Context: an optimization exercise on an open-source flow, tuned for small area, a short achievable clock period and few clock cycles. The choices shown serve that exercise and are no tape-out recipe. The RTL was checked by simulation tests, not by an equivalence proof against the original design.

==> flow/design.v <==
`timescale 1ns/10ps
module  CONV(clk, reset, busy, ready, iaddr, idata, cwr, caddr_wr, cdata_wr, crd, caddr_rd, cdata_rd, csel);
	input				clk;
	input				reset;
	output reg			busy;
	input				ready;
	output reg	[11:0]	iaddr;
	input		[19:0]	idata;
	output reg			cwr;
	output reg	[11:0]	caddr_wr;
	output reg	[19:0]	cdata_wr;
	output reg			crd;
	output reg	[11:0]	caddr_rd;
	input		[19:0]	cdata_rd;
	output reg	[2:0]	csel;
	wire 		[19:0]	weight[0:8];
	wire 		[19:0]	bias;
	reg 		[19:0]	img[0:8];
	wire 		[39:0]	conv[0:8];
	reg			[39:0]	total;
	wire 		[19:0]	L0_ans;
	wire		[5:0]	y;
	wire		[5:0]	x;
	reg					kernel;  
	reg			[19:0]	img1_max;
	reg			[19:0]	img2_max;
	reg			[19:0]	img3_max;
	reg			[19:0]	img4_max;
	wire		[19:0]	max1;
	wire		[19:0]	max2;
	wire		[19:0]	max;
	reg 		[4:0]	state;
	reg 		[4:0]	nstate;
	integer i;
	parameter IDLE 			= 0, 
				L0_START 	= 1,
				L0_LeftUp 	= 2,
				L0_Up 		= 3,
				L0_RightUp 	= 4,
				L0_Left 	= 5,
				L0_Mid 		= 6,
				L0_Right 	= 7,
				L0_LeftDown = 8,
				L0_Down 	= 9,
				L0_RightDown = 10,
				L0_WRITE 	= 11,
				L0_NEXT 	= 12,
				L1_START 	= 13,
				L1_LeftUp 	= 14,
				L1_RightUp 	= 15,
				L1_LeftDown = 16,
				L1_RightDown = 17,
				L1_WRITE 	= 18,
				L1_NEXT 	= 19,
				L2_START	= 20,
				L2_READ1	= 21,
				L2_WRITE1	= 22,
				L2_READ2	= 23,
				L2_WRITE2	= 24,
				L2_NEXT		= 25,
				done 		= 31;
	assign weight[0] = kernel ? 20'hFDB55 : 20'h0A89E;
	assign weight[1] = kernel ? 20'h02992 : 20'h092D5;
	assign weight[2] = kernel ? 20'hFC994 : 20'h06D43;
	assign weight[3] = kernel ? 20'h050FD : 20'h01004;
	assign weight[4] = kernel ? 20'h02F20 : 20'hF8F71;
	assign weight[5] = kernel ? 20'h0202D : 20'hF6E54;
	assign weight[6] = kernel ? 20'h03BD7 : 20'hFA6D7;
	assign weight[7] = kernel ? 20'hFD369 : 20'hFC834;
	assign weight[8] = kernel ? 20'h05E68 : 20'hFAC19;
	assign bias = kernel ? 20'hF7295 : 20'h01310;
	assign y = caddr_wr[11:6];
	assign x = caddr_wr[5:0];
	assign max1 = (img1_max > img2_max) ? img1_max : img2_max;
	assign max2 = (img3_max > img4_max) ? img3_max : img4_max;
	assign max = (max1 > max2) ? max1 : max2;
	always @(posedge clk or posedge reset) begin
		if (reset) begin
			csel <= 3'b000;
		end
		else if (ready) begin
			csel <= 3'b001;
		end
		else if (state == L0_NEXT && (&caddr_wr) && kernel == 1'b0) begin
			csel <= 3'b010;
		end
		else if (state == L1_START) begin
			csel <= kernel ? 3'b010 : 3'b001;
		end
		else if (state == L1_WRITE) begin
			csel <= kernel ? 3'b100 : 3'b011;
		end
		else if (state == L2_READ1) begin
			csel <= 3'b011;
		end
		else if (state == L2_READ2) begin
			csel <= 3'b100;
		end
		else if (state == L2_WRITE1 || state == L2_WRITE2) begin
			csel <= 3'b101;
		end
	end
	always @(posedge clk or posedge reset) begin
		if (reset) begin
			kernel <= 1'b0;
		end
		else if ((state == L0_NEXT && (&caddr_wr)) || (state == L1_NEXT && (&caddr_wr[9:0]))) begin
			kernel <= ~kernel;
		end
	end
	always @(posedge clk or posedge reset) begin
		if (reset) begin
			crd <= 1'b0;
		end
		else if (state == L1_START || state == L2_READ1 || state == L2_READ2) begin
			crd <= 1'b1;
		end
		else if (state == L1_WRITE || state == L2_WRITE1 || state == L2_WRITE2) begin
			crd <= 1'b0;
		end
	end
	always @(posedge clk or posedge reset) begin
		if (reset) begin
			caddr_rd <= 12'b0;
		end
		else begin
			case (state)
				L1_START	: caddr_rd <= {caddr_wr[9:5], 1'b0, caddr_wr[4:0], 1'b0};
				L1_LeftUp	: caddr_rd <= {caddr_wr[9:5], 1'b0, caddr_wr[4:0], 1'b0} + 12'd1;
				L1_RightUp	: caddr_rd <= {caddr_wr[9:5], 1'b0, caddr_wr[4:0], 1'b0} + 12'd64;
				L1_LeftDown	: caddr_rd <= {caddr_wr[9:5], 1'b0, caddr_wr[4:0], 1'b0} + 12'd65;
				L2_READ1	: caddr_rd <= {2'b0, caddr_wr[10:1]};
				L2_READ2	: caddr_rd <= {2'b0, caddr_wr[10:1]};
				default		: caddr_rd <= caddr_rd;
			endcase
		end
	end
	always @(posedge clk or posedge reset) begin
		if (reset) begin
			img1_max <= 20'b0;
			img2_max <= 20'b0;
			img3_max <= 20'b0;
			img4_max <= 20'b0;
		end
		else begin
			case (state)
				L1_LeftUp	: img1_max <= cdata_rd;
				L1_RightUp	: img2_max <= cdata_rd;
				L1_LeftDown	: img3_max <= cdata_rd;
				L1_RightDown: img4_max <= cdata_rd;
				default		: img1_max <= img1_max;
			endcase
		end
	end
	always @(posedge clk or posedge reset) begin
		if (reset) begin
			cwr <= 1'b0;
		end
		else if (state == L0_WRITE || state == L1_WRITE || state == L2_WRITE1 || state == L2_WRITE2) begin
			cwr <= 1'b1;
		end
		else begin
			cwr <= 1'b0;
		end
	end
	always @(posedge clk or posedge reset) begin
		if (reset) begin
			cdata_wr <= 12'b0;
		end
		else if (state == L0_WRITE) begin
			cdata_wr <= L0_ans[19] ? 20'h0 : L0_ans;
		end
		else if (state == L1_WRITE) begin
			cdata_wr <= max;
		end
		else if (state == L2_WRITE1 || state == L2_WRITE2) begin
			cdata_wr <= cdata_rd;
		end
	end
	always @(posedge clk or posedge reset) begin
		if (reset) begin
			caddr_wr <= 12'b0;
		end
		else if (state == L0_NEXT) begin
			caddr_wr <= caddr_wr + 12'b1;
		end
		else if (state == L1_NEXT) begin
			caddr_wr <= (&caddr_wr[9:0]) ? 12'd0 : caddr_wr + 12'd1;
		end
		else if (state == L2_READ2 || state == L2_NEXT) begin
			caddr_wr <= caddr_wr + 12'd1;
		end
	end
	generate
		genvar j;
		for (j = 0; j <= 8; j=j+1) begin
			mult u_mult(.a(img[j]), .b(weight[j]), .out(conv[j]));
		end
	endgenerate
	always @(*) begin
		total = 44'b0;
		for (i = 0; i <= 8; i=i+1) begin
			total = total + conv[i];
		end
	end
	assign L0_ans = total[35:16] + total[15] + bias;
	always @(posedge clk or posedge reset) begin
		if (reset) begin
			for (i = 0; i <= 8; i=i+1) begin
				img[i] <= 20'h0;
			end
		end
		else begin
			case(state)
				L0_LeftUp	: img[0] <= (x == 6'd0 || y == 6'd0) 	? 20'h0 : idata;
				L0_Up		: img[1] <= (y == 6'd0) 				? 20'h0 : idata;
				L0_RightUp	: img[2] <= (x == 6'd63 || y == 6'd0) 	? 20'h0 : idata;
				L0_Left		: img[3] <= (x == 6'd0) 				? 20'h0 : idata;
				L0_Mid		: img[4] <= idata;
				L0_Right	: img[5] <= (x == 6'd63) 				? 20'h0 : idata;
				L0_LeftDown	: img[6] <= (x == 6'd0 || y == 6'd63) 	? 20'h0 : idata;
				L0_Down		: img[7] <= (y == 6'd63) 				? 20'h0 : idata;
				L0_RightDown: img[8] <= (x == 6'd63 || y == 6'd63)	? 20'h0 : idata;
				default		: img[0] <= img[0];
			endcase
		end
	end
	always @(posedge clk or posedge reset) begin
		if (reset) begin
			iaddr <= 12'b0;
		end
		else begin
			case(state)
				L0_START	: iaddr <= caddr_wr - 12'd65;
				L0_LeftUp	: iaddr <= caddr_wr - 12'd64;
				L0_Up		: iaddr <= caddr_wr - 12'd63;
				L0_RightUp	: iaddr <= caddr_wr - 12'd1;
				L0_Left		: iaddr <= caddr_wr;
				L0_Mid		: iaddr <= caddr_wr + 12'd1;
				L0_Right	: iaddr <= caddr_wr + 12'd63;
				L0_LeftDown	: iaddr <= caddr_wr + 12'd64;
				L0_Down		: iaddr <= caddr_wr + 12'd65;
				default		: iaddr <= iaddr;
			endcase
		end
	end
	always @(posedge clk or posedge reset) begin
		if (reset)					busy <= 1'b0;
		else if (ready)				busy <= 1'b1;
		else if (state == done)		busy <= 1'b0;
	end
	always @(*) begin
		case(state)
			IDLE 		: nstate = (ready) ? L0_START : IDLE;
			L0_START	: nstate = L0_LeftUp;
			L0_LeftUp	: nstate = L0_Up;
			L0_Up		: nstate = L0_RightUp;
			L0_RightUp	: nstate = L0_Left;
			L0_Left		: nstate = L0_Mid;
			L0_Mid		: nstate = L0_Right;
			L0_Right	: nstate = L0_LeftDown;
			L0_LeftDown	: nstate = L0_Down;
			L0_Down		: nstate = L0_RightDown;
			L0_RightDown: nstate = L0_WRITE;
			L0_WRITE	: nstate = L0_NEXT;
			L0_NEXT		: nstate = (kernel == 1'b1 && (&caddr_wr)) ? L1_START : L0_START;
			L1_START	: nstate = L1_LeftUp;
			L1_LeftUp	: nstate = L1_RightUp;
			L1_RightUp	: nstate = L1_LeftDown;
			L1_LeftDown	: nstate = L1_RightDown;
			L1_RightDown: nstate = L1_WRITE;
			L1_WRITE	: nstate = L1_NEXT;
			L1_NEXT		: nstate = (kernel == 1'b1 && (&caddr_wr[9:0])) ? L2_READ1 : L1_START;
			L2_READ1	: nstate = L2_WRITE1;
			L2_WRITE1	: nstate = L2_READ2;
			L2_READ2	: nstate = L2_WRITE2;
			L2_WRITE2	: nstate = L2_NEXT;
			L2_NEXT		: nstate = (&caddr_wr[10:0]) ? done : L2_READ1;
			default		: nstate = state;
		endcase
	end
	always @(posedge clk or posedge reset) begin
		if (reset) 		state <= IDLE;
		else			state <= nstate;
	end
endmodule
module mult(a, b, out);
	input	signed	[19:0] a, b;
	output 	signed	[39:0] out;
	assign out = a * b;
endmodule
==> flow/run.sh <==
#!/bin/bash
# synth_recipe.tcl (not shown) runs the flow's synth.tcl, then flattens the netlist and writes it again
# the make line also repeats each setting of config.mk as NAME=value (left out here)
make -C /OpenROAD-flow-scripts/flow DESIGN_CONFIG=/design/flow/config.mk WORK_HOME=/design/flow/orfs CLKGATE_MAP_FILE= SYNTH_SCRIPT=/design/flow/synth_recipe.tcl finish
==> flow/config.mk <==
export PLATFORM = sky130hd
export DESIGN_NAME = CONV
export DESIGN_NICKNAME = CONV
export VERILOG_FILES = /design/flow/design.v
export SDC_FILE = /design/flow/constraint.sdc
export NUM_CORES = 4
export LEC_CHECK = 0
export CAP_MARGIN = 20
export CORE_MARGIN = 2
export CORE_UTILIZATION = 45
export PLACE_DENSITY = 0.6
export SLEW_MARGIN = 20
==> flow/constraint.sdc <==
create_clock -name core_clock -period 17.0 [get_ports {clk}]
set_input_delay 3.4000 -clock core_clock [delete_from_list [all_inputs] [get_ports {clk}]]
set_output_delay 3.4000 -clock core_clock [all_outputs]
set_load 0.01 [all_outputs]
==> flow_summary_export.csv <==
group,metric,value,unit
status,status,"no timing/DRC/antenna violations",
route,top_layer_used,"met5",
layout,layout.nets,13276,
route,drt_iter0_markers,5082,
placement,port_buffers,104,
synthesis,synth_enable_flop_cells,0,
grt,grt-busiest-layer,"met2",
critical_path,crit_end,"cdata_wr[0]",
min_path,min_path_type,"flop to flop",
route,finalWirelength,316,mm
critical_path,critPathLaunch,"kernel",
floorplanning,top_level_ports,105,
grt,grt_util_met1,0.398,
critical_path,cpLargestDelayFamily,"adder cells",
layout,fin_util,0.484,
route,wl_met3,21.2,mm
critical_path,cp.arrival,16540,ps
critical_path,end_kind,"flop",
synthesis,ys_seq_elements,328,
grt,overflow,0,
clock_tree,cts_num_sinks,328,
layout,area_delta_synth_final,6.99,%
route,vias_per_cell,5.14,
synthesis,synth_commonest_cells,"inv_1 (2860), fa_1 (2597), ha_1 (1168)",
synthesis,syn_inst,9332,
synthesis,synth.area.top_cells,"fa_1 (52%), ha_1 (15%), inv_1 (11%)",
run,drv_cap,0,
sta,skew,98.6,ps
critical_path,critPathSlowestCell,"fa_1",
critical_path,reg2reg_from,"kernel",
floorplanning,die_y,474,microns
critical_path,startpoint_type,"flop",
clock_tree,hold_buffers,0,
floorplanning,dieArea,0.225,sq mm
sta,setup_tns,0,ps
clock_tree,clk_latency,740,ps
grt,first_global_vias,71893,
sta,rsz0062_at_grt,"no",
synthesis,synthFlopType,"dfrtp_1",
route,vias,64089,
sta,fmax,62.7,MHz
synthesis,ys_warn_count,3,
sta,final_max_slew_viol_count,0,
min_path,holdPathStages,2,
clock_tree,clk_pin_slew,70,ps
route,avgRoutedWirePerCell,25.3,microns
clock_tree,post_cts_resize_count,0,
clock_tree,tritoncts,"done",
critical_path,path_buf_inv,15,
synthesis,synth_top_area_frac,0.523,
critical_path,crit_fanout,19,
synthesis,yosys.cell_count.top_type,"inv_1",
Testbench counts, summed over its fixed seeds: cycles 942,096.
logic make-up (layout without fill, tap and decap cells):
kind of cell,Yosys count,after routing,synth area share
buffers and inverters,3151,3163,0.120
AND/OR/NAND/NOR,1073,1073,0.0490
XOR/XNOR,232,232,0.0209
flip-flops,328,328,0.0826
other,2,174,0.0000755
multiplexers,89,89,0.00970
AO/OA/AOI/OAI,692,692,0.0483
adder cells (fa/ha/maj),3765,3765,0.670
cell type report:
| class | instances | area [sq um] |
|---|---|---|
| sequential | 328 | 8210 |
| timing repair buffer | 209 | 1850 |
| multi-input combinational | 6017 | 80100 |
| inverter | 2863 | 10800 |
| clock inverter | 29 | 413 |
| antenna | 8 | 20.0 |
| clock buffer | 62 | 1360 |
| tap | 2958 | 3700 |
| fill | 20200 | 113000 |
flip-flops by register name, summed over array words and instances (netlist names), 3 cells and up:
signal    count
img2_max     20
img4_max     20
state         5
img1_max     20
caddr_rd     12
iaddr        12
caddr_wr     12
img         180
csel          3
cdata_wr     20
img3_max     20
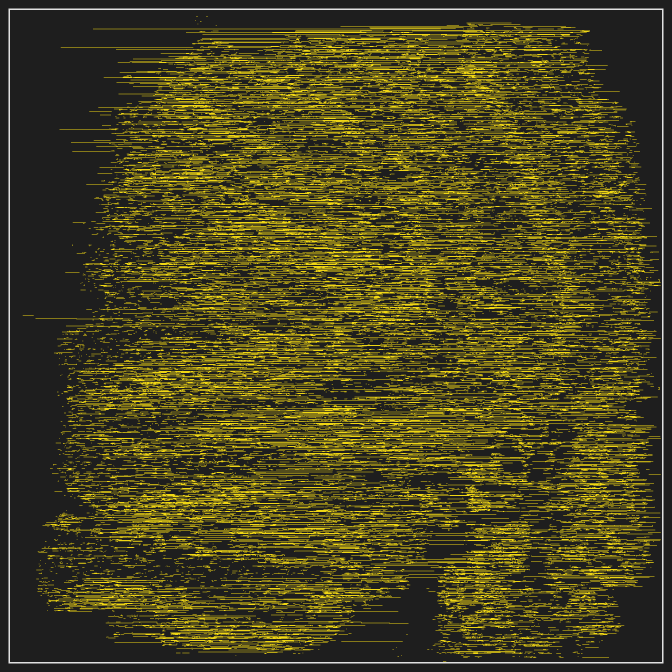
*Signal wires on met1*
The longest straight run is 253 microns. 12585 nets have wire on it. The layer holds 41% of the routed length. The wires run mostly horizontal.

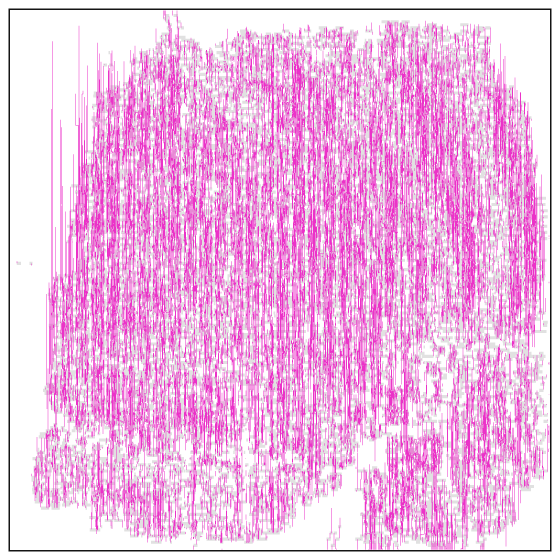
*M2 wires*
11358 nets have wire on it. The layer holds 47% of the routed length. The wires run mostly vertical.

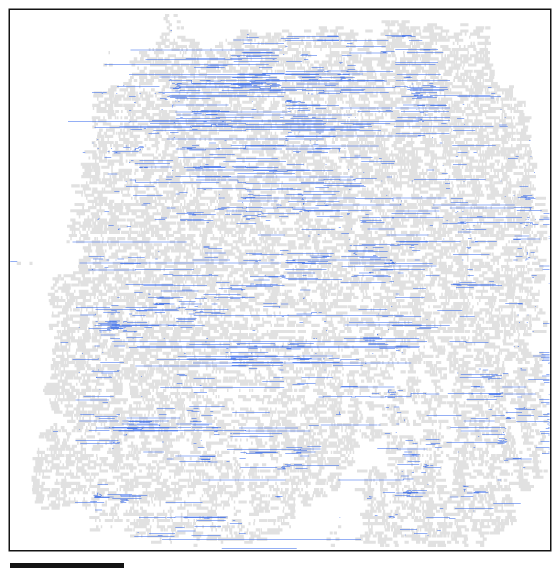
*Met3 routing*
Scale bar: 100 microns.
715 nets have wire on it. The longest straight run is 276 microns. The layer holds 6.7% of the routed length. The wires run mostly horizontal. The layer carries 21.2 mm of wire.

## separate check: timing with driven ports
Ports are ideal in the flow. The routed layout listed here was re-timed in OpenROAD.
Step 1: set_driving_cell puts a clkbuf_16 on clk and a buf_2 on each other input, an assumption about the parent block.
Step 2 times the ports against the registers' clock, not the clock port: input delays grow and output delays shrink by t, the midpoint of the rising clock arrivals with the driver on.
Slacks: no drivers / after step 1 / after step 2; pairs: no drivers / after step 1.
t (ns): 0.763
slack for setup (ns): 1.055 / 1.055 / 1.055
slew at the worst register clock pin (ns): 0.09 / 0.09
worst data-port slew with drivers (ns): 0.05
cell pins on the clock port's net: 1
After both steps setup and hold are still met in this run. The setup slack of this run moves by 0.000 ns with the drivers and by 0.000 ns with both steps.
